Context: an optimization exercise on an open-source flow, tuned for small area. The choices shown serve that exercise and are no tape-out recipe.
Function was checked by simulation only, so behaviour that the tests miss may differ from the original.

--- config.mk ---
export PLATFORM = sky130hd
export DESIGN_NAME = CRC32_top
export DESIGN_NICKNAME = CRC32_top
export VERILOG_FILES = /design/flow/design.v
export SDC_FILE = /design/flow/constraint.sdc
export NUM_CORES = 4
export LEC_CHECK = 0
export CAP_MARGIN = 20
export CORE_MARGIN = 2
export CORE_UTILIZATION = 40
export SLEW_MARGIN = 20
--- design.v ---
module CRC32_comb(
	    input       [31:0]  data_i,
      input       [31:0]  initCrc_i,
	    input               select_i,
	    output      [31:0]  crc_o
			);
wire [31:0]CRC_0;
wire [31:0]CRC_1;
assign crc_o = select_i ? CRC_1 : CRC_0;
assign CRC_0[0] 	= initCrc_i[0] ^ initCrc_i[6] ^ initCrc_i[9] ^ initCrc_i[10] ^ initCrc_i[12] ^ initCrc_i[16] ^ initCrc_i[24] ^ initCrc_i[25] ^ initCrc_i[26] ^ initCrc_i[28] ^ initCrc_i[29] ^ initCrc_i[30] ^ initCrc_i[31] ^ data_i[0] ^ data_i[6] ^ data_i[9] ^ data_i[10] ^ data_i[12] ^ data_i[16] ^ data_i[24] ^ data_i[25] ^ data_i[26] ^ data_i[28] ^ data_i[29] ^ data_i[30] ^ data_i[31];
assign CRC_0[1] 	= initCrc_i[0] ^ initCrc_i[1] ^ initCrc_i[6] ^ initCrc_i[7] ^ initCrc_i[9] ^ initCrc_i[11] ^ initCrc_i[12] ^ initCrc_i[13] ^ initCrc_i[16] ^ initCrc_i[17] ^ initCrc_i[24] ^ initCrc_i[27] ^ initCrc_i[28] ^ data_i[0] ^ data_i[1] ^ data_i[6] ^ data_i[7] ^ data_i[9] ^ data_i[11] ^ data_i[12] ^ data_i[13] ^ data_i[16] ^ data_i[17] ^ data_i[24] ^ data_i[27] ^ data_i[28];
assign CRC_0[2] 	= initCrc_i[0] ^ initCrc_i[1] ^ initCrc_i[2] ^ initCrc_i[6] ^ initCrc_i[7] ^ initCrc_i[8] ^ initCrc_i[9] ^ initCrc_i[13] ^ initCrc_i[14] ^ initCrc_i[16] ^ initCrc_i[17] ^ initCrc_i[18] ^ initCrc_i[24] ^ initCrc_i[26] ^ initCrc_i[30] ^ initCrc_i[31] ^ data_i[0] ^ data_i[1] ^ data_i[2] ^ data_i[6] ^ data_i[7] ^ data_i[8] ^ data_i[9] ^ data_i[13] ^ data_i[14] ^ data_i[16] ^ data_i[17] ^ data_i[18] ^ data_i[24] ^ data_i[26] ^ data_i[30] ^ data_i[31];
assign CRC_0[3] 	= initCrc_i[1] ^ initCrc_i[2] ^ initCrc_i[3] ^ initCrc_i[7] ^ initCrc_i[8] ^ initCrc_i[9] ^ initCrc_i[10] ^ initCrc_i[14] ^ initCrc_i[15] ^ initCrc_i[17] ^ initCrc_i[18] ^ initCrc_i[19] ^ initCrc_i[25] ^ initCrc_i[27] ^ initCrc_i[31] ^ data_i[1] ^ data_i[2] ^ data_i[3] ^ data_i[7] ^ data_i[8] ^ data_i[9] ^ data_i[10] ^ data_i[14] ^ data_i[15] ^ data_i[17] ^ data_i[18] ^ data_i[19] ^ data_i[25] ^ data_i[27] ^ data_i[31];
assign CRC_0[4] 	= initCrc_i[0] ^ initCrc_i[2] ^ initCrc_i[3] ^ initCrc_i[4] ^ initCrc_i[6] ^ initCrc_i[8] ^ initCrc_i[11] ^ initCrc_i[12] ^ initCrc_i[15] ^ initCrc_i[18] ^ initCrc_i[19] ^ initCrc_i[20] ^ initCrc_i[24] ^ initCrc_i[25] ^ initCrc_i[29] ^ initCrc_i[30] ^ initCrc_i[31] ^ data_i[0] ^ data_i[2] ^ data_i[3] ^ data_i[4] ^ data_i[6] ^ data_i[8] ^ data_i[11] ^ data_i[12] ^ data_i[15] ^ data_i[18] ^ data_i[19] ^ data_i[20] ^ data_i[24] ^ data_i[25] ^ data_i[29] ^ data_i[30] ^ data_i[31];
assign CRC_0[5] 	= initCrc_i[0] ^ initCrc_i[1] ^ initCrc_i[3] ^ initCrc_i[4] ^ initCrc_i[5] ^ initCrc_i[6] ^ initCrc_i[7] ^ initCrc_i[10] ^ initCrc_i[13] ^ initCrc_i[19] ^ initCrc_i[20] ^ initCrc_i[21] ^ initCrc_i[24] ^ initCrc_i[28] ^ initCrc_i[29] ^ data_i[0] ^ data_i[1] ^ data_i[3] ^ data_i[4] ^ data_i[5] ^ data_i[6] ^ data_i[7] ^ data_i[10] ^ data_i[13] ^ data_i[19] ^ data_i[20] ^ data_i[21] ^ data_i[24] ^ data_i[28] ^ data_i[29];
assign CRC_0[6] 	= initCrc_i[1] ^ initCrc_i[2] ^ initCrc_i[4] ^ initCrc_i[5] ^ initCrc_i[6] ^ initCrc_i[7] ^ initCrc_i[8] ^ initCrc_i[11] ^ initCrc_i[14] ^ initCrc_i[20] ^ initCrc_i[21] ^ initCrc_i[22] ^ initCrc_i[25] ^ initCrc_i[29] ^ initCrc_i[30] ^ data_i[1] ^ data_i[2] ^ data_i[4] ^ data_i[5] ^ data_i[6] ^ data_i[7] ^ data_i[8] ^ data_i[11] ^ data_i[14] ^ data_i[20] ^ data_i[21] ^ data_i[22] ^ data_i[25] ^ data_i[29] ^ data_i[30];
assign CRC_0[7] 	= initCrc_i[0] ^ initCrc_i[2] ^ initCrc_i[3] ^ initCrc_i[5] ^ initCrc_i[7] ^ initCrc_i[8] ^ initCrc_i[10] ^ initCrc_i[15] ^ initCrc_i[16] ^ initCrc_i[21] ^ initCrc_i[22] ^ initCrc_i[23] ^ initCrc_i[24] ^ initCrc_i[25] ^ initCrc_i[28] ^ initCrc_i[29] ^ data_i[0] ^ data_i[2] ^ data_i[3] ^ data_i[5] ^ data_i[7] ^ data_i[8] ^ data_i[10] ^ data_i[15] ^ data_i[16] ^ data_i[21] ^ data_i[22] ^ data_i[23] ^ data_i[24] ^ data_i[25] ^ data_i[28] ^ data_i[29];
assign CRC_0[8] 	= initCrc_i[0] ^ initCrc_i[1] ^ initCrc_i[3] ^ initCrc_i[4] ^ initCrc_i[8] ^ initCrc_i[10] ^ initCrc_i[11] ^ initCrc_i[12] ^ initCrc_i[17] ^ initCrc_i[22] ^ initCrc_i[23] ^ initCrc_i[28] ^ initCrc_i[31] ^ data_i[0] ^ data_i[1] ^ data_i[3] ^ data_i[4] ^ data_i[8] ^ data_i[10] ^ data_i[11] ^ data_i[12] ^ data_i[17] ^ data_i[22] ^ data_i[23] ^ data_i[28] ^ data_i[31];
assign CRC_0[9] 	= initCrc_i[1] ^ initCrc_i[2] ^ initCrc_i[4] ^ initCrc_i[5] ^ initCrc_i[9] ^ initCrc_i[11] ^ initCrc_i[12] ^ initCrc_i[13] ^ initCrc_i[18] ^ initCrc_i[23] ^ initCrc_i[24] ^ initCrc_i[29] ^ data_i[1] ^ data_i[2] ^ data_i[4] ^ data_i[5] ^ data_i[9] ^ data_i[11] ^ data_i[12] ^ data_i[13] ^ data_i[18] ^ data_i[23] ^ data_i[24] ^ data_i[29];
assign CRC_0[10] 	= initCrc_i[0] ^ initCrc_i[2] ^ initCrc_i[3] ^ initCrc_i[5] ^ initCrc_i[9] ^ initCrc_i[13] ^ initCrc_i[14] ^ initCrc_i[16] ^ initCrc_i[19] ^ initCrc_i[26] ^ initCrc_i[28] ^ initCrc_i[29] ^ initCrc_i[31] ^ data_i[0] ^ data_i[2] ^ data_i[3] ^ data_i[5] ^ data_i[9] ^ data_i[13] ^ data_i[14] ^ data_i[16] ^ data_i[19] ^ data_i[26] ^ data_i[28] ^ data_i[29] ^ data_i[31];
assign CRC_0[11] 	= initCrc_i[0] ^ initCrc_i[1] ^ initCrc_i[3] ^ initCrc_i[4] ^ initCrc_i[9] ^ initCrc_i[12] ^ initCrc_i[14] ^ initCrc_i[15] ^ initCrc_i[16] ^ initCrc_i[17] ^ initCrc_i[20] ^ initCrc_i[24] ^ initCrc_i[25] ^ initCrc_i[26] ^ initCrc_i[27] ^ initCrc_i[28] ^ initCrc_i[31] ^ data_i[0] ^ data_i[1] ^ data_i[3] ^ data_i[4] ^ data_i[9] ^ data_i[12] ^ data_i[14] ^ data_i[15] ^ data_i[16] ^ data_i[17] ^ data_i[20] ^ data_i[24] ^ data_i[25] ^ data_i[26] ^ data_i[27] ^ data_i[28] ^ data_i[31];
assign CRC_0[12] 	= initCrc_i[0] ^ initCrc_i[1] ^ initCrc_i[2] ^ initCrc_i[4] ^ initCrc_i[5] ^ initCrc_i[6] ^ initCrc_i[9] ^ initCrc_i[12] ^ initCrc_i[13] ^ initCrc_i[15] ^ initCrc_i[17] ^ initCrc_i[18] ^ initCrc_i[21] ^ initCrc_i[24] ^ initCrc_i[27] ^ initCrc_i[30] ^ initCrc_i[31] ^ data_i[0] ^ data_i[1] ^ data_i[2] ^ data_i[4] ^ data_i[5] ^ data_i[6] ^ data_i[9] ^ data_i[12] ^ data_i[13] ^ data_i[15] ^ data_i[17] ^ data_i[18] ^ data_i[21] ^ data_i[24] ^ data_i[27] ^ data_i[30] ^ data_i[31];
assign CRC_0[13] 	= initCrc_i[1] ^ initCrc_i[2] ^ initCrc_i[3] ^ initCrc_i[5] ^ initCrc_i[6] ^ initCrc_i[7] ^ initCrc_i[10] ^ initCrc_i[13] ^ initCrc_i[14] ^ initCrc_i[16] ^ initCrc_i[18] ^ initCrc_i[19] ^ initCrc_i[22] ^ initCrc_i[25] ^ initCrc_i[28] ^ initCrc_i[31] ^ data_i[1] ^ data_i[2] ^ data_i[3] ^ data_i[5] ^ data_i[6] ^ data_i[7] ^ data_i[10] ^ data_i[13] ^ data_i[14] ^ data_i[16] ^ data_i[18] ^ data_i[19] ^ data_i[22] ^ data_i[25] ^ data_i[28] ^ data_i[31];
assign CRC_0[14] 	= initCrc_i[2] ^ initCrc_i[3] ^ initCrc_i[4] ^ initCrc_i[6] ^ initCrc_i[7] ^ initCrc_i[8] ^ initCrc_i[11] ^ initCrc_i[14] ^ initCrc_i[15] ^ initCrc_i[17] ^ initCrc_i[19] ^ initCrc_i[20] ^ initCrc_i[23] ^ initCrc_i[26] ^ initCrc_i[29] ^ data_i[2] ^ data_i[3] ^ data_i[4] ^ data_i[6] ^ data_i[7] ^ data_i[8] ^ data_i[11] ^ data_i[14] ^ data_i[15] ^ data_i[17] ^ data_i[19] ^ data_i[20] ^ data_i[23] ^ data_i[26] ^ data_i[29];
assign CRC_0[15] 	= initCrc_i[3] ^ initCrc_i[4] ^ initCrc_i[5] ^ initCrc_i[7] ^ initCrc_i[8] ^ initCrc_i[9] ^ initCrc_i[12] ^ initCrc_i[15] ^ initCrc_i[16] ^ initCrc_i[18] ^ initCrc_i[20] ^ initCrc_i[21] ^ initCrc_i[24] ^ initCrc_i[27] ^ initCrc_i[30] ^ data_i[3] ^ data_i[4] ^ data_i[5] ^ data_i[7] ^ data_i[8] ^ data_i[9] ^ data_i[12] ^ data_i[15] ^ data_i[16] ^ data_i[18] ^ data_i[20] ^ data_i[21] ^ data_i[24] ^ data_i[27] ^ data_i[30];
assign CRC_0[16] 	= initCrc_i[0] ^ initCrc_i[4] ^ initCrc_i[5] ^ initCrc_i[8] ^ initCrc_i[12] ^ initCrc_i[13] ^ initCrc_i[17] ^ initCrc_i[19] ^ initCrc_i[21] ^ initCrc_i[22] ^ initCrc_i[24] ^ initCrc_i[26] ^ initCrc_i[29] ^ initCrc_i[30] ^ data_i[0] ^ data_i[4] ^ data_i[5] ^ data_i[8] ^ data_i[12] ^ data_i[13] ^ data_i[17] ^ data_i[19] ^ data_i[21] ^ data_i[22] ^ data_i[24] ^ data_i[26] ^ data_i[29] ^ data_i[30];
assign CRC_0[17] 	= initCrc_i[1] ^ initCrc_i[5] ^ initCrc_i[6] ^ initCrc_i[9] ^ initCrc_i[13] ^ initCrc_i[14] ^ initCrc_i[18] ^ initCrc_i[20] ^ initCrc_i[22] ^ initCrc_i[23] ^ initCrc_i[25] ^ initCrc_i[27] ^ initCrc_i[30] ^ initCrc_i[31] ^ data_i[1] ^ data_i[5] ^ data_i[6] ^ data_i[9] ^ data_i[13] ^ data_i[14] ^ data_i[18] ^ data_i[20] ^ data_i[22] ^ data_i[23] ^ data_i[25] ^ data_i[27] ^ data_i[30] ^ data_i[31];
assign CRC_0[18] 	= initCrc_i[2] ^ initCrc_i[6] ^ initCrc_i[7] ^ initCrc_i[10] ^ initCrc_i[14] ^ initCrc_i[15] ^ initCrc_i[19] ^ initCrc_i[21] ^ initCrc_i[23] ^ initCrc_i[24] ^ initCrc_i[26] ^ initCrc_i[28] ^ initCrc_i[31] ^ data_i[2] ^ data_i[6] ^ data_i[7] ^ data_i[10] ^ data_i[14] ^ data_i[15] ^ data_i[19] ^ data_i[21] ^ data_i[23] ^ data_i[24] ^ data_i[26] ^ data_i[28] ^ data_i[31];
assign CRC_0[19] 	= initCrc_i[3] ^ initCrc_i[7] ^ initCrc_i[8] ^ initCrc_i[11] ^ initCrc_i[15] ^ initCrc_i[16] ^ initCrc_i[20] ^ initCrc_i[22] ^ initCrc_i[24] ^ initCrc_i[25] ^ initCrc_i[27] ^ initCrc_i[29] ^ data_i[3] ^ data_i[7] ^ data_i[8] ^ data_i[11] ^ data_i[15] ^ data_i[16] ^ data_i[20] ^ data_i[22] ^ data_i[24] ^ data_i[25] ^ data_i[27] ^ data_i[29];
assign CRC_0[20] 	= initCrc_i[4] ^ initCrc_i[8] ^ initCrc_i[9] ^ initCrc_i[12] ^ initCrc_i[16] ^ initCrc_i[17] ^ initCrc_i[21] ^ initCrc_i[23] ^ initCrc_i[25] ^ initCrc_i[26] ^ initCrc_i[28] ^ initCrc_i[30] ^ data_i[4] ^ data_i[8] ^ data_i[9] ^ data_i[12] ^ data_i[16] ^ data_i[17] ^ data_i[21] ^ data_i[23] ^ data_i[25] ^ data_i[26] ^ data_i[28] ^ data_i[30];
assign CRC_0[21] 	= initCrc_i[5] ^ initCrc_i[9] ^ initCrc_i[10] ^ initCrc_i[13] ^ initCrc_i[17] ^ initCrc_i[18] ^ initCrc_i[22] ^ initCrc_i[24] ^ initCrc_i[26] ^ initCrc_i[27] ^ initCrc_i[29] ^ initCrc_i[31] ^ data_i[5] ^ data_i[9] ^ data_i[10] ^ data_i[13] ^ data_i[17] ^ data_i[18] ^ data_i[22] ^ data_i[24] ^ data_i[26] ^ data_i[27] ^ data_i[29] ^ data_i[31];
assign CRC_0[22] 	= initCrc_i[0] ^ initCrc_i[9] ^ initCrc_i[11] ^ initCrc_i[12] ^ initCrc_i[14] ^ initCrc_i[16] ^ initCrc_i[18] ^ initCrc_i[19] ^ initCrc_i[23] ^ initCrc_i[24] ^ initCrc_i[26] ^ initCrc_i[27] ^ initCrc_i[29] ^ initCrc_i[31] ^ data_i[0] ^ data_i[9] ^ data_i[11] ^ data_i[12] ^ data_i[14] ^ data_i[16] ^ data_i[18] ^ data_i[19] ^ data_i[23] ^ data_i[24] ^ data_i[26] ^ data_i[27] ^ data_i[29] ^ data_i[31];
assign CRC_0[23] 	= initCrc_i[0] ^ initCrc_i[1] ^ initCrc_i[6] ^ initCrc_i[9] ^ initCrc_i[13] ^ initCrc_i[15] ^ initCrc_i[16] ^ initCrc_i[17] ^ initCrc_i[19] ^ initCrc_i[20] ^ initCrc_i[26] ^ initCrc_i[27] ^ initCrc_i[29] ^ initCrc_i[31] ^ data_i[0] ^ data_i[1] ^ data_i[6] ^ data_i[9] ^ data_i[13] ^ data_i[15] ^ data_i[16] ^ data_i[17] ^ data_i[19] ^ data_i[20] ^ data_i[26] ^ data_i[27] ^ data_i[29] ^ data_i[31];
assign CRC_0[24] 	= initCrc_i[1] ^ initCrc_i[2] ^ initCrc_i[7] ^ initCrc_i[10] ^ initCrc_i[14] ^ initCrc_i[16] ^ initCrc_i[17] ^ initCrc_i[18] ^ initCrc_i[20] ^ initCrc_i[21] ^ initCrc_i[27] ^ initCrc_i[28] ^ initCrc_i[30] ^ data_i[1] ^ data_i[2] ^ data_i[7] ^ data_i[10] ^ data_i[14] ^ data_i[16] ^ data_i[17] ^ data_i[18] ^ data_i[20] ^ data_i[21] ^ data_i[27] ^ data_i[28] ^ data_i[30];
assign CRC_0[25] 	= initCrc_i[2] ^ initCrc_i[3] ^ initCrc_i[8] ^ initCrc_i[11] ^ initCrc_i[15] ^ initCrc_i[17] ^ initCrc_i[18] ^ initCrc_i[19] ^ initCrc_i[21] ^ initCrc_i[22] ^ initCrc_i[28] ^ initCrc_i[29] ^ initCrc_i[31] ^ data_i[2] ^ data_i[3] ^ data_i[8] ^ data_i[11] ^ data_i[15] ^ data_i[17] ^ data_i[18] ^ data_i[19] ^ data_i[21] ^ data_i[22] ^ data_i[28] ^ data_i[29] ^ data_i[31];
assign CRC_0[26] 	= initCrc_i[0] ^ initCrc_i[3] ^ initCrc_i[4] ^ initCrc_i[6] ^ initCrc_i[10] ^ initCrc_i[18] ^ initCrc_i[19] ^ initCrc_i[20] ^ initCrc_i[22] ^ initCrc_i[23] ^ initCrc_i[24] ^ initCrc_i[25] ^ initCrc_i[26] ^ initCrc_i[28] ^ initCrc_i[31] ^ data_i[0] ^ data_i[3] ^ data_i[4] ^ data_i[6] ^ data_i[10] ^ data_i[18] ^ data_i[19] ^ data_i[20] ^ data_i[22] ^ data_i[23] ^ data_i[24] ^ data_i[25] ^ data_i[26] ^ data_i[28] ^ data_i[31];
assign CRC_0[27] 	= initCrc_i[1] ^ initCrc_i[4] ^ initCrc_i[5] ^ initCrc_i[7] ^ initCrc_i[11] ^ initCrc_i[19] ^ initCrc_i[20] ^ initCrc_i[21] ^ initCrc_i[23] ^ initCrc_i[24] ^ initCrc_i[25] ^ initCrc_i[26] ^ initCrc_i[27] ^ initCrc_i[29] ^ data_i[1] ^ data_i[4] ^ data_i[5] ^ data_i[7] ^ data_i[11] ^ data_i[19] ^ data_i[20] ^ data_i[21] ^ data_i[23] ^ data_i[24] ^ data_i[25] ^ data_i[26] ^ data_i[27] ^ data_i[29];
assign CRC_0[28] 	= initCrc_i[2] ^ initCrc_i[5] ^ initCrc_i[6] ^ initCrc_i[8] ^ initCrc_i[12] ^ initCrc_i[20] ^ initCrc_i[21] ^ initCrc_i[22] ^ initCrc_i[24] ^ initCrc_i[25] ^ initCrc_i[26] ^ initCrc_i[27] ^ initCrc_i[28] ^ initCrc_i[30] ^ data_i[2] ^ data_i[5] ^ data_i[6] ^ data_i[8] ^ data_i[12] ^ data_i[20] ^ data_i[21] ^ data_i[22] ^ data_i[24] ^ data_i[25] ^ data_i[26] ^ data_i[27] ^ data_i[28] ^ data_i[30];
assign CRC_0[29] 	= initCrc_i[3] ^ initCrc_i[6] ^ initCrc_i[7] ^ initCrc_i[9] ^ initCrc_i[13] ^ initCrc_i[21] ^ initCrc_i[22] ^ initCrc_i[23] ^ initCrc_i[25] ^ initCrc_i[26] ^ initCrc_i[27] ^ initCrc_i[28] ^ initCrc_i[29] ^ initCrc_i[31] ^ data_i[3] ^ data_i[6] ^ data_i[7] ^ data_i[9] ^ data_i[13] ^ data_i[21] ^ data_i[22] ^ data_i[23] ^ data_i[25] ^ data_i[26] ^ data_i[27] ^ data_i[28] ^ data_i[29] ^ data_i[31];
assign CRC_0[30] 	= initCrc_i[4] ^ initCrc_i[7] ^ initCrc_i[8] ^ initCrc_i[10] ^ initCrc_i[14] ^ initCrc_i[22] ^ initCrc_i[23] ^ initCrc_i[24] ^ initCrc_i[26] ^ initCrc_i[27] ^ initCrc_i[28] ^ initCrc_i[29] ^ initCrc_i[30] ^ data_i[4] ^ data_i[7] ^ data_i[8] ^ data_i[10] ^ data_i[14] ^ data_i[22] ^ data_i[23] ^ data_i[24] ^ data_i[26] ^ data_i[27] ^ data_i[28] ^ data_i[29] ^ data_i[30];
assign CRC_0[31] 	= initCrc_i[5] ^ initCrc_i[8] ^ initCrc_i[9] ^ initCrc_i[11] ^ initCrc_i[15] ^ initCrc_i[23] ^ initCrc_i[24] ^ initCrc_i[25] ^ initCrc_i[27] ^ initCrc_i[28] ^ initCrc_i[29] ^ initCrc_i[30] ^ initCrc_i[31] ^ data_i[5] ^ data_i[8] ^ data_i[9] ^ data_i[11] ^ data_i[15] ^ data_i[23] ^ data_i[24] ^ data_i[25] ^ data_i[27] ^ data_i[28] ^ data_i[29] ^ data_i[30] ^ data_i[31];
assign CRC_1[0]  = initCrc_i[0] ^ initCrc_i[1] ^ initCrc_i[2] ^ initCrc_i[3] ^ initCrc_i[4] ^ initCrc_i[5] ^ initCrc_i[6] ^ initCrc_i[7] ^ initCrc_i[9] ^ initCrc_i[10] ^ initCrc_i[11] ^ initCrc_i[12] ^ initCrc_i[13] ^ initCrc_i[14] ^ initCrc_i[15] ^ initCrc_i[16] ^ initCrc_i[18] ^ initCrc_i[19] ^ initCrc_i[20] ^ initCrc_i[21] ^ initCrc_i[22] ^ initCrc_i[23] ^ initCrc_i[24] ^ initCrc_i[26] ^ initCrc_i[27] ^ initCrc_i[31] ^ data_i[0] ^ data_i[1] ^ data_i[2] ^ data_i[3] ^ data_i[4] ^ data_i[5] ^ data_i[6] ^ data_i[7] ^ data_i[9] ^ data_i[10] ^ data_i[11] ^ data_i[12] ^ data_i[13] ^ data_i[14] ^ data_i[15] ^ data_i[16] ^ data_i[18] ^ data_i[19] ^ data_i[20] ^ data_i[21] ^ data_i[22] ^ data_i[23] ^ data_i[24] ^ data_i[26] ^ data_i[27] ^ data_i[31];
assign CRC_1[1]  = initCrc_i[0] ^ initCrc_i[8] ^ initCrc_i[9] ^ initCrc_i[17] ^ initCrc_i[18] ^ initCrc_i[25] ^ initCrc_i[26] ^ initCrc_i[28] ^ initCrc_i[31] ^ data_i[0] ^ data_i[8] ^ data_i[9] ^ data_i[17] ^ data_i[18] ^ data_i[25] ^ data_i[26] ^ data_i[28] ^ data_i[31];
assign CRC_1[2]  = initCrc_i[1] ^ initCrc_i[9] ^ initCrc_i[10] ^ initCrc_i[18] ^ initCrc_i[19] ^ initCrc_i[26] ^ initCrc_i[27] ^ initCrc_i[29] ^ data_i[1] ^ data_i[9] ^ data_i[10] ^ data_i[18] ^ data_i[19] ^ data_i[26] ^ data_i[27] ^ data_i[29];
assign CRC_1[3]  = initCrc_i[0] ^ initCrc_i[1] ^ initCrc_i[3] ^ initCrc_i[4] ^ initCrc_i[5] ^ initCrc_i[6] ^ initCrc_i[7] ^ initCrc_i[9] ^ initCrc_i[12] ^ initCrc_i[13] ^ initCrc_i[14] ^ initCrc_i[15] ^ initCrc_i[16] ^ initCrc_i[18] ^ initCrc_i[21] ^ initCrc_i[22] ^ initCrc_i[23] ^ initCrc_i[24] ^ initCrc_i[26] ^ initCrc_i[28] ^ initCrc_i[30] ^ initCrc_i[31] ^ data_i[0] ^ data_i[1] ^ data_i[3] ^ data_i[4] ^ data_i[5] ^ data_i[6] ^ data_i[7] ^ data_i[9] ^ data_i[12] ^ data_i[13] ^ data_i[14] ^ data_i[15] ^ data_i[16] ^ data_i[18] ^ data_i[21] ^ data_i[22] ^ data_i[23] ^ data_i[24] ^ data_i[26] ^ data_i[28] ^ data_i[30] ^ data_i[31];
assign CRC_1[4]  = initCrc_i[1] ^ initCrc_i[2] ^ initCrc_i[4] ^ initCrc_i[5] ^ initCrc_i[6] ^ initCrc_i[7] ^ initCrc_i[8] ^ initCrc_i[10] ^ initCrc_i[13] ^ initCrc_i[14] ^ initCrc_i[15] ^ initCrc_i[16] ^ initCrc_i[17] ^ initCrc_i[19] ^ initCrc_i[22] ^ initCrc_i[23] ^ initCrc_i[24] ^ initCrc_i[25] ^ initCrc_i[27] ^ initCrc_i[29] ^ initCrc_i[31] ^ data_i[1] ^ data_i[2] ^ data_i[4] ^ data_i[5] ^ data_i[6] ^ data_i[7] ^ data_i[8] ^ data_i[10] ^ data_i[13] ^ data_i[14] ^ data_i[15] ^ data_i[16] ^ data_i[17] ^ data_i[19] ^ data_i[22] ^ data_i[23] ^ data_i[24] ^ data_i[25] ^ data_i[27] ^ data_i[29] ^ data_i[31];
assign CRC_1[5]  = initCrc_i[0] ^ initCrc_i[1] ^ initCrc_i[4] ^ initCrc_i[8] ^ initCrc_i[10] ^ initCrc_i[12] ^ initCrc_i[13] ^ initCrc_i[17] ^ initCrc_i[19] ^ initCrc_i[21] ^ initCrc_i[22] ^ initCrc_i[25] ^ initCrc_i[27] ^ initCrc_i[28] ^ initCrc_i[30] ^ initCrc_i[31] ^ data_i[0] ^ data_i[1] ^ data_i[4] ^ data_i[8] ^ data_i[10] ^ data_i[12] ^ data_i[13] ^ data_i[17] ^ data_i[19] ^ data_i[21] ^ data_i[22] ^ data_i[25] ^ data_i[27] ^ data_i[28] ^ data_i[30] ^ data_i[31];
assign CRC_1[6]  = initCrc_i[1] ^ initCrc_i[2] ^ initCrc_i[5] ^ initCrc_i[9] ^ initCrc_i[11] ^ initCrc_i[13] ^ initCrc_i[14] ^ initCrc_i[18] ^ initCrc_i[20] ^ initCrc_i[22] ^ initCrc_i[23] ^ initCrc_i[26] ^ initCrc_i[28] ^ initCrc_i[29] ^ initCrc_i[31] ^ data_i[1] ^ data_i[2] ^ data_i[5] ^ data_i[9] ^ data_i[11] ^ data_i[13] ^ data_i[14] ^ data_i[18] ^ data_i[20] ^ data_i[22] ^ data_i[23] ^ data_i[26] ^ data_i[28] ^ data_i[29] ^ data_i[31];
assign CRC_1[7]  = initCrc_i[0] ^ initCrc_i[1] ^ initCrc_i[4] ^ initCrc_i[5] ^ initCrc_i[7] ^ initCrc_i[9] ^ initCrc_i[11] ^ initCrc_i[13] ^ initCrc_i[16] ^ initCrc_i[18] ^ initCrc_i[20] ^ initCrc_i[22] ^ initCrc_i[26] ^ initCrc_i[29] ^ initCrc_i[30] ^ initCrc_i[31] ^ data_i[0] ^ data_i[1] ^ data_i[4] ^ data_i[5] ^ data_i[7] ^ data_i[9] ^ data_i[11] ^ data_i[13] ^ data_i[16] ^ data_i[18] ^ data_i[20] ^ data_i[22] ^ data_i[26] ^ data_i[29] ^ data_i[30] ^ data_i[31];
assign CRC_1[8]  = initCrc_i[0] ^ initCrc_i[3] ^ initCrc_i[4] ^ initCrc_i[7] ^ initCrc_i[8] ^ initCrc_i[9] ^ initCrc_i[11] ^ initCrc_i[13] ^ initCrc_i[15] ^ initCrc_i[16] ^ initCrc_i[17] ^ initCrc_i[18] ^ initCrc_i[20] ^ initCrc_i[22] ^ initCrc_i[24] ^ initCrc_i[26] ^ initCrc_i[30] ^ data_i[0] ^ data_i[3] ^ data_i[4] ^ data_i[7] ^ data_i[8] ^ data_i[9] ^ data_i[11] ^ data_i[13] ^ data_i[15] ^ data_i[16] ^ data_i[17] ^ data_i[18] ^ data_i[20] ^ data_i[22] ^ data_i[24] ^ data_i[26] ^ data_i[30];
assign CRC_1[9]  = initCrc_i[1] ^ initCrc_i[4] ^ initCrc_i[5] ^ initCrc_i[8] ^ initCrc_i[9] ^ initCrc_i[10] ^ initCrc_i[12] ^ initCrc_i[14] ^ initCrc_i[16] ^ initCrc_i[17] ^ initCrc_i[18] ^ initCrc_i[19] ^ initCrc_i[21] ^ initCrc_i[23] ^ initCrc_i[25] ^ initCrc_i[27] ^ initCrc_i[31] ^ data_i[1] ^ data_i[4] ^ data_i[5] ^ data_i[8] ^ data_i[9] ^ data_i[10] ^ data_i[12] ^ data_i[14] ^ data_i[16] ^ data_i[17] ^ data_i[18] ^ data_i[19] ^ data_i[21] ^ data_i[23] ^ data_i[25] ^ data_i[27] ^ data_i[31];
assign CRC_1[10] = initCrc_i[2] ^ initCrc_i[5] ^ initCrc_i[6] ^ initCrc_i[9] ^ initCrc_i[10] ^ initCrc_i[11] ^ initCrc_i[13] ^ initCrc_i[15] ^ initCrc_i[17] ^ initCrc_i[18] ^ initCrc_i[19] ^ initCrc_i[20] ^ initCrc_i[22] ^ initCrc_i[24] ^ initCrc_i[26] ^ initCrc_i[28] ^ data_i[2] ^ data_i[5] ^ data_i[6] ^ data_i[9] ^ data_i[10] ^ data_i[11] ^ data_i[13] ^ data_i[15] ^ data_i[17] ^ data_i[18] ^ data_i[19] ^ data_i[20] ^ data_i[22] ^ data_i[24] ^ data_i[26] ^ data_i[28];
assign CRC_1[11] = initCrc_i[3] ^ initCrc_i[6] ^ initCrc_i[7] ^ initCrc_i[10] ^ initCrc_i[11] ^ initCrc_i[12] ^ initCrc_i[14] ^ initCrc_i[16] ^ initCrc_i[18] ^ initCrc_i[19] ^ initCrc_i[20] ^ initCrc_i[21] ^ initCrc_i[23] ^ initCrc_i[25] ^ initCrc_i[27] ^ initCrc_i[29] ^ data_i[3] ^ data_i[6] ^ data_i[7] ^ data_i[10] ^ data_i[11] ^ data_i[12] ^ data_i[14] ^ data_i[16] ^ data_i[18] ^ data_i[19] ^ data_i[20] ^ data_i[21] ^ data_i[23] ^ data_i[25] ^ data_i[27] ^ data_i[29];
assign CRC_1[12] = initCrc_i[4] ^ initCrc_i[7] ^ initCrc_i[8] ^ initCrc_i[11] ^ initCrc_i[12] ^ initCrc_i[13] ^ initCrc_i[15] ^ initCrc_i[17] ^ initCrc_i[19] ^ initCrc_i[20] ^ initCrc_i[21] ^ initCrc_i[22] ^ initCrc_i[24] ^ initCrc_i[26] ^ initCrc_i[28] ^ initCrc_i[30] ^ data_i[4] ^ data_i[7] ^ data_i[8] ^ data_i[11] ^ data_i[12] ^ data_i[13] ^ data_i[15] ^ data_i[17] ^ data_i[19] ^ data_i[20] ^ data_i[21] ^ data_i[22] ^ data_i[24] ^ data_i[26] ^ data_i[28] ^ data_i[30];
assign CRC_1[13] = initCrc_i[5] ^ initCrc_i[8] ^ initCrc_i[9] ^ initCrc_i[12] ^ initCrc_i[13] ^ initCrc_i[14] ^ initCrc_i[16] ^ initCrc_i[18] ^ initCrc_i[20] ^ initCrc_i[21] ^ initCrc_i[22] ^ initCrc_i[23] ^ initCrc_i[25] ^ initCrc_i[27] ^ initCrc_i[29] ^ initCrc_i[31] ^ data_i[5] ^ data_i[8] ^ data_i[9] ^ data_i[12] ^ data_i[13] ^ data_i[14] ^ data_i[16] ^ data_i[18] ^ data_i[20] ^ data_i[21] ^ data_i[22] ^ data_i[23] ^ data_i[25] ^ data_i[27] ^ data_i[29] ^ data_i[31];
assign CRC_1[14] = initCrc_i[0] ^ initCrc_i[1] ^ initCrc_i[2] ^ initCrc_i[3] ^ initCrc_i[4] ^ initCrc_i[5] ^ initCrc_i[7] ^ initCrc_i[11] ^ initCrc_i[12] ^ initCrc_i[16] ^ initCrc_i[17] ^ initCrc_i[18] ^ initCrc_i[20] ^ initCrc_i[27] ^ initCrc_i[28] ^ initCrc_i[30] ^ initCrc_i[31] ^ data_i[0] ^ data_i[1] ^ data_i[2] ^ data_i[3] ^ data_i[4] ^ data_i[5] ^ data_i[7] ^ data_i[11] ^ data_i[12] ^ data_i[16] ^ data_i[17] ^ data_i[18] ^ data_i[20] ^ data_i[27] ^ data_i[28] ^ data_i[30] ^ data_i[31];
assign CRC_1[15] = initCrc_i[1] ^ initCrc_i[2] ^ initCrc_i[3] ^ initCrc_i[4] ^ initCrc_i[5] ^ initCrc_i[6] ^ initCrc_i[8] ^ initCrc_i[12] ^ initCrc_i[13] ^ initCrc_i[17] ^ initCrc_i[18] ^ initCrc_i[19] ^ initCrc_i[21] ^ initCrc_i[28] ^ initCrc_i[29] ^ initCrc_i[31] ^ data_i[1] ^ data_i[2] ^ data_i[3] ^ data_i[4] ^ data_i[5] ^ data_i[6] ^ data_i[8] ^ data_i[12] ^ data_i[13] ^ data_i[17] ^ data_i[18] ^ data_i[19] ^ data_i[21] ^ data_i[28] ^ data_i[29] ^ data_i[31];
assign CRC_1[16] = initCrc_i[0] ^ initCrc_i[1] ^ initCrc_i[10] ^ initCrc_i[11] ^ initCrc_i[12] ^ initCrc_i[15] ^ initCrc_i[16] ^ initCrc_i[21] ^ initCrc_i[23] ^ initCrc_i[24] ^ initCrc_i[26] ^ initCrc_i[27] ^ initCrc_i[29] ^ initCrc_i[30] ^ initCrc_i[31] ^ data_i[0] ^ data_i[1] ^ data_i[10] ^ data_i[11] ^ data_i[12] ^ data_i[15] ^ data_i[16] ^ data_i[21] ^ data_i[23] ^ data_i[24] ^ data_i[26] ^ data_i[27] ^ data_i[29] ^ data_i[30] ^ data_i[31];
assign CRC_1[17] = initCrc_i[1] ^ initCrc_i[2] ^ initCrc_i[11] ^ initCrc_i[12] ^ initCrc_i[13] ^ initCrc_i[16] ^ initCrc_i[17] ^ initCrc_i[22] ^ initCrc_i[24] ^ initCrc_i[25] ^ initCrc_i[27] ^ initCrc_i[28] ^ initCrc_i[30] ^ initCrc_i[31] ^ data_i[1] ^ data_i[2] ^ data_i[11] ^ data_i[12] ^ data_i[13] ^ data_i[16] ^ data_i[17] ^ data_i[22] ^ data_i[24] ^ data_i[25] ^ data_i[27] ^ data_i[28] ^ data_i[30] ^ data_i[31];
assign CRC_1[18] = initCrc_i[2] ^ initCrc_i[3] ^ initCrc_i[12] ^ initCrc_i[13] ^ initCrc_i[14] ^ initCrc_i[17] ^ initCrc_i[18] ^ initCrc_i[23] ^ initCrc_i[25] ^ initCrc_i[26] ^ initCrc_i[28] ^ initCrc_i[29] ^ initCrc_i[31] ^ data_i[2] ^ data_i[3] ^ data_i[12] ^ data_i[13] ^ data_i[14] ^ data_i[17] ^ data_i[18] ^ data_i[23] ^ data_i[25] ^ data_i[26] ^ data_i[28] ^ data_i[29] ^ data_i[31];
assign CRC_1[19] = initCrc_i[3] ^ initCrc_i[4] ^ initCrc_i[13] ^ initCrc_i[14] ^ initCrc_i[15] ^ initCrc_i[18] ^ initCrc_i[19] ^ initCrc_i[24] ^ initCrc_i[26] ^ initCrc_i[27] ^ initCrc_i[29] ^ initCrc_i[30] ^ data_i[3] ^ data_i[4] ^ data_i[13] ^ data_i[14] ^ data_i[15] ^ data_i[18] ^ data_i[19] ^ data_i[24] ^ data_i[26] ^ data_i[27] ^ data_i[29] ^ data_i[30];
assign CRC_1[20] = initCrc_i[4] ^ initCrc_i[5] ^ initCrc_i[14] ^ initCrc_i[15] ^ initCrc_i[16] ^ initCrc_i[19] ^ initCrc_i[20] ^ initCrc_i[25] ^ initCrc_i[27] ^ initCrc_i[28] ^ initCrc_i[30] ^ initCrc_i[31] ^ data_i[4] ^ data_i[5] ^ data_i[14] ^ data_i[15] ^ data_i[16] ^ data_i[19] ^ data_i[20] ^ data_i[25] ^ data_i[27] ^ data_i[28] ^ data_i[30] ^ data_i[31];
assign CRC_1[21] = initCrc_i[5] ^ initCrc_i[6] ^ initCrc_i[15] ^ initCrc_i[16] ^ initCrc_i[17] ^ initCrc_i[20] ^ initCrc_i[21] ^ initCrc_i[26] ^ initCrc_i[28] ^ initCrc_i[29] ^ initCrc_i[31] ^ data_i[5] ^ data_i[6] ^ data_i[15] ^ data_i[16] ^ data_i[17] ^ data_i[20] ^ data_i[21] ^ data_i[26] ^ data_i[28] ^ data_i[29] ^ data_i[31];
assign CRC_1[22] = initCrc_i[0] ^ initCrc_i[1] ^ initCrc_i[2] ^ initCrc_i[3] ^ initCrc_i[4] ^ initCrc_i[5] ^ initCrc_i[9] ^ initCrc_i[10] ^ initCrc_i[11] ^ initCrc_i[12] ^ initCrc_i[13] ^ initCrc_i[14] ^ initCrc_i[15] ^ initCrc_i[17] ^ initCrc_i[19] ^ initCrc_i[20] ^ initCrc_i[23] ^ initCrc_i[24] ^ initCrc_i[26] ^ initCrc_i[29] ^ initCrc_i[30] ^ initCrc_i[31] ^ data_i[0] ^ data_i[1] ^ data_i[2] ^ data_i[3] ^ data_i[4] ^ data_i[5] ^ data_i[9] ^ data_i[10] ^ data_i[11] ^ data_i[12] ^ data_i[13] ^ data_i[14] ^ data_i[15] ^ data_i[17] ^ data_i[19] ^ data_i[20] ^ data_i[23] ^ data_i[24] ^ data_i[26] ^ data_i[29] ^ data_i[30] ^ data_i[31];
assign CRC_1[23] = initCrc_i[1] ^ initCrc_i[2] ^ initCrc_i[3] ^ initCrc_i[4] ^ initCrc_i[5] ^ initCrc_i[6] ^ initCrc_i[10] ^ initCrc_i[11] ^ initCrc_i[12] ^ initCrc_i[13] ^ initCrc_i[14] ^ initCrc_i[15] ^ initCrc_i[16] ^ initCrc_i[18] ^ initCrc_i[20] ^ initCrc_i[21] ^ initCrc_i[24] ^ initCrc_i[25] ^ initCrc_i[27] ^ initCrc_i[30] ^ initCrc_i[31] ^ data_i[1] ^ data_i[2] ^ data_i[3] ^ data_i[4] ^ data_i[5] ^ data_i[6] ^ data_i[10] ^ data_i[11] ^ data_i[12] ^ data_i[13] ^ data_i[14] ^ data_i[15] ^ data_i[16] ^ data_i[18] ^ data_i[20] ^ data_i[21] ^ data_i[24] ^ data_i[25] ^ data_i[27] ^ data_i[30] ^ data_i[31];
assign CRC_1[24] = initCrc_i[0] ^ initCrc_i[1] ^ initCrc_i[9] ^ initCrc_i[10] ^ initCrc_i[17] ^ initCrc_i[18] ^ initCrc_i[20] ^ initCrc_i[23] ^ initCrc_i[24] ^ initCrc_i[25] ^ initCrc_i[27] ^ initCrc_i[28] ^ data_i[0] ^ data_i[1] ^ data_i[9] ^ data_i[10] ^ data_i[17] ^ data_i[18] ^ data_i[20] ^ data_i[23] ^ data_i[24] ^ data_i[25] ^ data_i[27] ^ data_i[28];
assign CRC_1[25] = initCrc_i[1] ^ initCrc_i[2] ^ initCrc_i[10] ^ initCrc_i[11] ^ initCrc_i[18] ^ initCrc_i[19] ^ initCrc_i[21] ^ initCrc_i[24] ^ initCrc_i[25] ^ initCrc_i[26] ^ initCrc_i[28] ^ initCrc_i[29] ^ data_i[1] ^ data_i[2] ^ data_i[10] ^ data_i[11] ^ data_i[18] ^ data_i[19] ^ data_i[21] ^ data_i[24] ^ data_i[25] ^ data_i[26] ^ data_i[28] ^ data_i[29];
assign CRC_1[26] = initCrc_i[2] ^ initCrc_i[3] ^ initCrc_i[11] ^ initCrc_i[12] ^ initCrc_i[19] ^ initCrc_i[20] ^ initCrc_i[22] ^ initCrc_i[25] ^ initCrc_i[26] ^ initCrc_i[27] ^ initCrc_i[29] ^ initCrc_i[30] ^ data_i[2] ^ data_i[3] ^ data_i[11] ^ data_i[12] ^ data_i[19] ^ data_i[20] ^ data_i[22] ^ data_i[25] ^ data_i[26] ^ data_i[27] ^ data_i[29] ^ data_i[30];
assign CRC_1[27] = initCrc_i[3] ^ initCrc_i[4] ^ initCrc_i[12] ^ initCrc_i[13] ^ initCrc_i[20] ^ initCrc_i[21] ^ initCrc_i[23] ^ initCrc_i[26] ^ initCrc_i[27] ^ initCrc_i[28] ^ initCrc_i[30] ^ initCrc_i[31] ^ data_i[3] ^ data_i[4] ^ data_i[12] ^ data_i[13] ^ data_i[20] ^ data_i[21] ^ data_i[23] ^ data_i[26] ^ data_i[27] ^ data_i[28] ^ data_i[30] ^ data_i[31];
assign CRC_1[28] = initCrc_i[4] ^ initCrc_i[5] ^ initCrc_i[13] ^ initCrc_i[14] ^ initCrc_i[21] ^ initCrc_i[22] ^ initCrc_i[24] ^ initCrc_i[27] ^ initCrc_i[28] ^ initCrc_i[29] ^ initCrc_i[31] ^ data_i[4] ^ data_i[5] ^ data_i[13] ^ data_i[14] ^ data_i[21] ^ data_i[22] ^ data_i[24] ^ data_i[27] ^ data_i[28] ^ data_i[29] ^ data_i[31];
assign CRC_1[29] = initCrc_i[5] ^ initCrc_i[6] ^ initCrc_i[14] ^ initCrc_i[15] ^ initCrc_i[22] ^ initCrc_i[23] ^ initCrc_i[25] ^ initCrc_i[28] ^ initCrc_i[29] ^ initCrc_i[30] ^ data_i[5] ^ data_i[6] ^ data_i[14] ^ data_i[15] ^ data_i[22] ^ data_i[23] ^ data_i[25] ^ data_i[28] ^ data_i[29] ^ data_i[30];
assign CRC_1[30] = initCrc_i[6] ^ initCrc_i[7] ^ initCrc_i[15] ^ initCrc_i[16] ^ initCrc_i[23] ^ initCrc_i[24] ^ initCrc_i[26] ^ initCrc_i[29] ^ initCrc_i[30] ^ initCrc_i[31] ^ data_i[6] ^ data_i[7] ^ data_i[15] ^ data_i[16] ^ data_i[23] ^ data_i[24] ^ data_i[26] ^ data_i[29] ^ data_i[30] ^ data_i[31];
assign CRC_1[31] = initCrc_i[0] ^ initCrc_i[1] ^ initCrc_i[2] ^ initCrc_i[3] ^ initCrc_i[4] ^ initCrc_i[5] ^ initCrc_i[6] ^ initCrc_i[8] ^ initCrc_i[9] ^ initCrc_i[10] ^ initCrc_i[11] ^ initCrc_i[12] ^ initCrc_i[13] ^ initCrc_i[14] ^ initCrc_i[15] ^ initCrc_i[17] ^ initCrc_i[18] ^ initCrc_i[19] ^ initCrc_i[20] ^ initCrc_i[21] ^ initCrc_i[22] ^ initCrc_i[23] ^ initCrc_i[25] ^ initCrc_i[26] ^ initCrc_i[30] ^ data_i[0] ^ data_i[1] ^ data_i[2] ^ data_i[3] ^ data_i[4] ^ data_i[5] ^ data_i[6] ^ data_i[8] ^ data_i[9] ^ data_i[10] ^ data_i[11] ^ data_i[12] ^ data_i[13] ^ data_i[14] ^ data_i[15] ^ data_i[17] ^ data_i[18] ^ data_i[19] ^ data_i[20] ^ data_i[21] ^ data_i[22] ^ data_i[23] ^ data_i[25] ^ data_i[26] ^ data_i[30];
endmodule
module CRC32_top(
    input        						clk_i,
    input        						rst_i,
    input        						edwr_l_i,
    input        						edwr_h_i,
    input       			 			sedrd_i,
    input  			['d8-1:0]  pr_adr_i,
    input				[31:0]  		src_i,
    output 		  [31:0]  		pr_src_o
);
reg [31:0] crc_init;
reg [31:0] dataIn_reg;
reg [31:0] crcOut_reg;
reg [31:0] count_reg;
reg [ 1:0] conf_reg;   
reg dataAv;
reg polyChg;
wire [31:0] crc;
wire rd_crc_dat = pr_adr_i == 8'hA0 && !sedrd_i;
wire rd_crc_cnt = pr_adr_i == 8'hA1 && !sedrd_i;
assign pr_src_o = rd_crc_dat ? crcOut_reg : rd_crc_cnt ? count_reg : 32'b0;
CRC32_comb crc_i
	(
			.data_i(dataIn_reg)
		, .initCrc_i(crc_init)
		, .select_i(conf_reg[0])
		, .crc_o(crc)
  );
always @(posedge clk_i or negedge rst_i)
	begin
		if(~rst_i)
    	begin
				crc_init 		<= 'hFFFFFFFF;
				dataIn_reg 	<= 'b0;
				crcOut_reg  <= 'b0;
				conf_reg 		<= 'b0;
				dataAv 			<= 'b0;
				count_reg 	<= 'b0;
				polyChg 		<= 'b0;
   		end
    else
    	begin
				if (conf_reg[1])
					begin
						dataIn_reg 	<= 'b0;
						conf_reg[1] <= 'b0;
						dataAv 			<= 'b0;
						count_reg 	<= 'b0;
						polyChg 		<= 'b0;
	    			case(conf_reg[0])
							'b0 : 	crc_init <= 'hFFFFFFFF;
							'b1 : 			crc_init <= 'h00000000;
							default : 			crc_init <= 'hFFFFFFFF;
	    			endcase
					end
				else if (polyChg)
					begin
	    			case(conf_reg[0])
							'b0 :
								begin
							    crc_init 	<= 'hFFFFFFFF;
							    count_reg <= 'b0;
							    polyChg 	<= 'b0;
								end
							'b1 :
								begin
								    crc_init 	<= 'h00000000;
								    count_reg <= 'b0;
								    polyChg 	<= 'b0;
								end
							default : 
								begin
							   		crc_init 	<= 'hFFFFFFFF;
							    	count_reg <= 'b0;
							    	polyChg 	<= 'b0;
								end
	    			endcase
					end
				else if (dataAv) 
					begin
			    	crc_init 		<= crc;
			    	crcOut_reg 	<= crc;
			    	count_reg 	<= count_reg + 1'b1;
			    	dataAv 			<= 'b0;
					end
				case(pr_adr_i)
	    		8'hD0 :
	    			begin
							if (~edwr_l_i) dataIn_reg[15:0] 	<= src_i[15:0];
							if (~edwr_h_i) dataIn_reg[31:16] 	<= src_i[31:16];
							dataAv <= (~edwr_l_i | ~edwr_h_i);
	    			end
			    8'hC0:
				    begin
							if (~edwr_l_i) 
								begin
							    polyChg <= conf_reg[0] != src_i[0];
							    conf_reg[1:0] <= src_i[1:0];
								end
				    end
			endcase
    end
	end
endmodule
--- constraint.sdc ---
create_clock -name core_clock -period 4.0 [get_ports {clk_i}]
set_input_delay 0.8000 -clock core_clock [delete_from_list [all_inputs] [get_ports {clk_i}]]
set_output_delay 0.8000 -clock core_clock [all_outputs]
set_load 0.01 [all_outputs]
--- run.sh ---
#!/bin/bash
# synth_recipe.tcl (not shown) runs the flow's synth.tcl, then flattens the netlist and writes it again
# the make line also repeats each setting of config.mk as NAME=value (left out here)
make -C /OpenROAD-flow-scripts/flow DESIGN_CONFIG=/design/flow/config.mk WORK_HOME=/design/flow/orfs CLKGATE_MAP_FILE= SYNTH_SCRIPT=/design/flow/synth_recipe.tcl finish
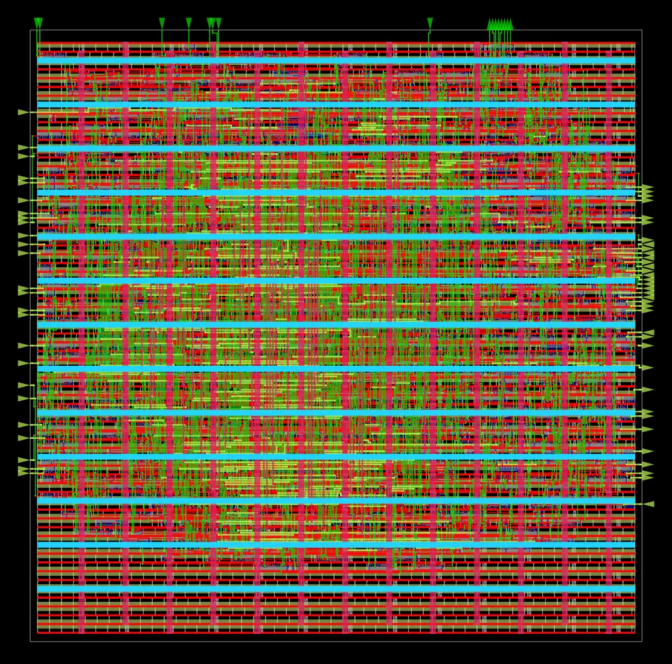
Figure 1: top view of the die.
# rows: 67
die area: 35,700 um^2
width of the die: 189 um

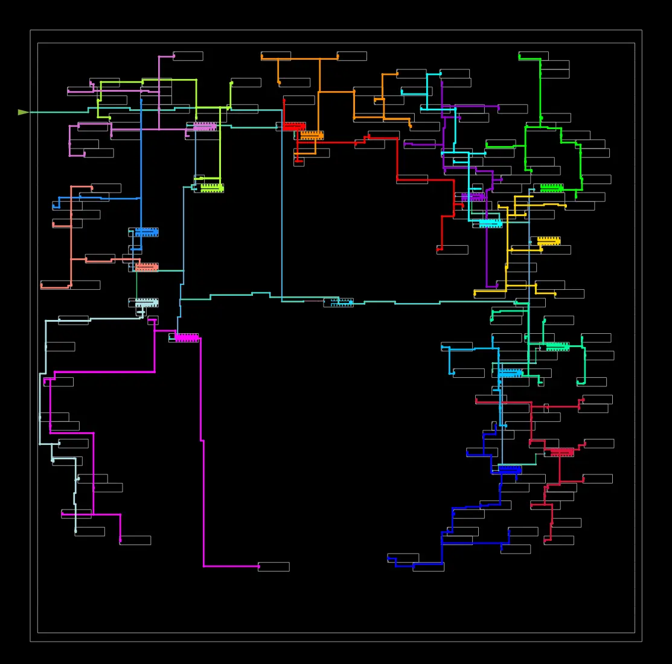
Figure 2: CTS result over the die.
CTS Buf Count: 17
CTS root buf: clkbuf_16
H-tree depth: 4
number of sequential cells: 132
# clock sinks: 132

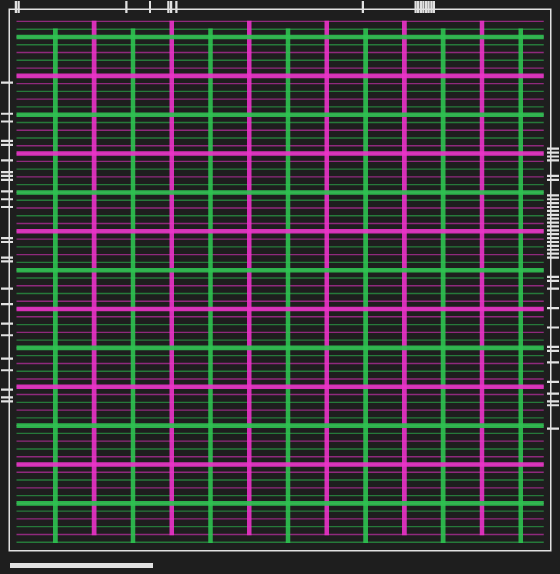
Figure 3: PDN straps and rails.
Scale bar: 50 um. Pins as bars on the die edge.
legend:
  green:
    net: VSS
  magenta:
    net: VDD
met1 rails: 68
signal pins: 77
rows: 67
met4 straps: 13
met5 straps: 13

==> results.toml <==
[timing]
slew_viol_final = 0
setup_tns_ns = 0
finalCritPeriodShare_pct = 89.3
finalSetupViolCount = 0
tightest_slew_ns = 0.976
clock.fmax_mhz = 280

[clock_network]
cts_setup_buffers = 0
clk_latency_ns = 0.46

[worst_setup_path]
ff2ff_setup_slack_ns = 0.43
start_kind = "flip-flop"
arrival_ns = 3.88
worstPathCellList = "xor3_1 -> xnor3_1 -> xnor2_1 -> xnor3_1 -> mux2i_1 -> xnor2_1 -> buf_4 -> o21ai_0"
startpoint = "crc_init[12]"

[finish]
num-multi-input-gates = 1088
final_common_cell = "xnor2_1"

[run_status]
status = "complete, no violations"

[floorplan]
core_area_um2 = 33600

[placed_design]
gp_congestion = 1.11

[global_route]
grt_start_max_net_pins = 77
grt_antenna_before_repair = 0

[yosys]
yosysWarningCount = 1
yosys.cell_types.count = 42
syn-cell-area_um2 = 13700

[detailed_routing]
via_per_inst = 5.41
drt_iter0_drc = 1013
-- stage by stage --
step           hold slack (ns)  instances
2_1_floorplan            0.445       1314
3_3_place_gp             0.469       1827
3_5_place_dp             0.472       1827
4_1_cts                  0.344       1859
5_1_grt                  0.370       1859
6_report                 0.324       1859
-- synth_stat cells (2+ instances only) --
master	number	area share, %
nor4b_1	2	0.13
o31ai_1	2	0.11
inv_1	5	0.14
mux2_2	6	0.49
and3_1	7	0.32
xor2_2	3	0.36
xnor2_4	5	1.0
nand4_1	8	0.37
xnor3_1	108	18
clkbuf_1	45	1.2
nand2_1	116	3.2
nand2b_1	31	1.4
xnor2_2	16	1.9
buf_2	34	1.2
mux2i_1	59	4.3
or3_1	3	0.14
xnor2_1	367	23
dfrtp_1	100	18
nand3_1	9	0.33
o21ai_1	2	0.073
a21oi_1	36	1.3
xor3_1	10	1.7
buf_1	8	0.22
xor2_1	119	7.6
nor3_1	3	0.11
nor2_1	74	2.0
dfstp_2	32	6.1
o21ai_0	90	3.3
-- per-layer routing --
metal  wire length (um)  GRT usage (%)
met5                  0              0
met4               2130           11.6
met3               4200           5.84
met2              21900           44.0
met1              21200           38.5

what the ideal ports hide:
In the flow no input, the clock included, has a driving cell. The finished layout below was timed again as built, in two steps.
Step 1 (the two cells are an assumption about what drives the block):
set clk [get_ports {clk_i}]
set_driving_cell -lib_cell sky130_fd_sc_hd__clkbuf_16 $clk
set_driving_cell -lib_cell sky130_fd_sc_hd__buf_2 [delete_from_list [all_inputs] $clk]
Step 2 times the ports against the registers' clock, not the clock port: input delays grow and output delays shrink by t, the midpoint of the rising clock arrivals with the driver on.
a / b / c = no drivers / after step 1 / after step 2; a / b = the first two.
shift t [ns]: 0.497
slack for setup (ns): 0.427 / 0.411 / 0.411
latest minus earliest clock arrival (ns): 0.024 / 0.024
slew at the worst register clock pin (ns): 0.08 / 0.08
worst data-port slew with drivers (ns): 0.04
After both steps this run still meets setup and hold. For this run, drivers alone change the setup slack by -0.016 ns; drivers and shift together by -0.016 ns.
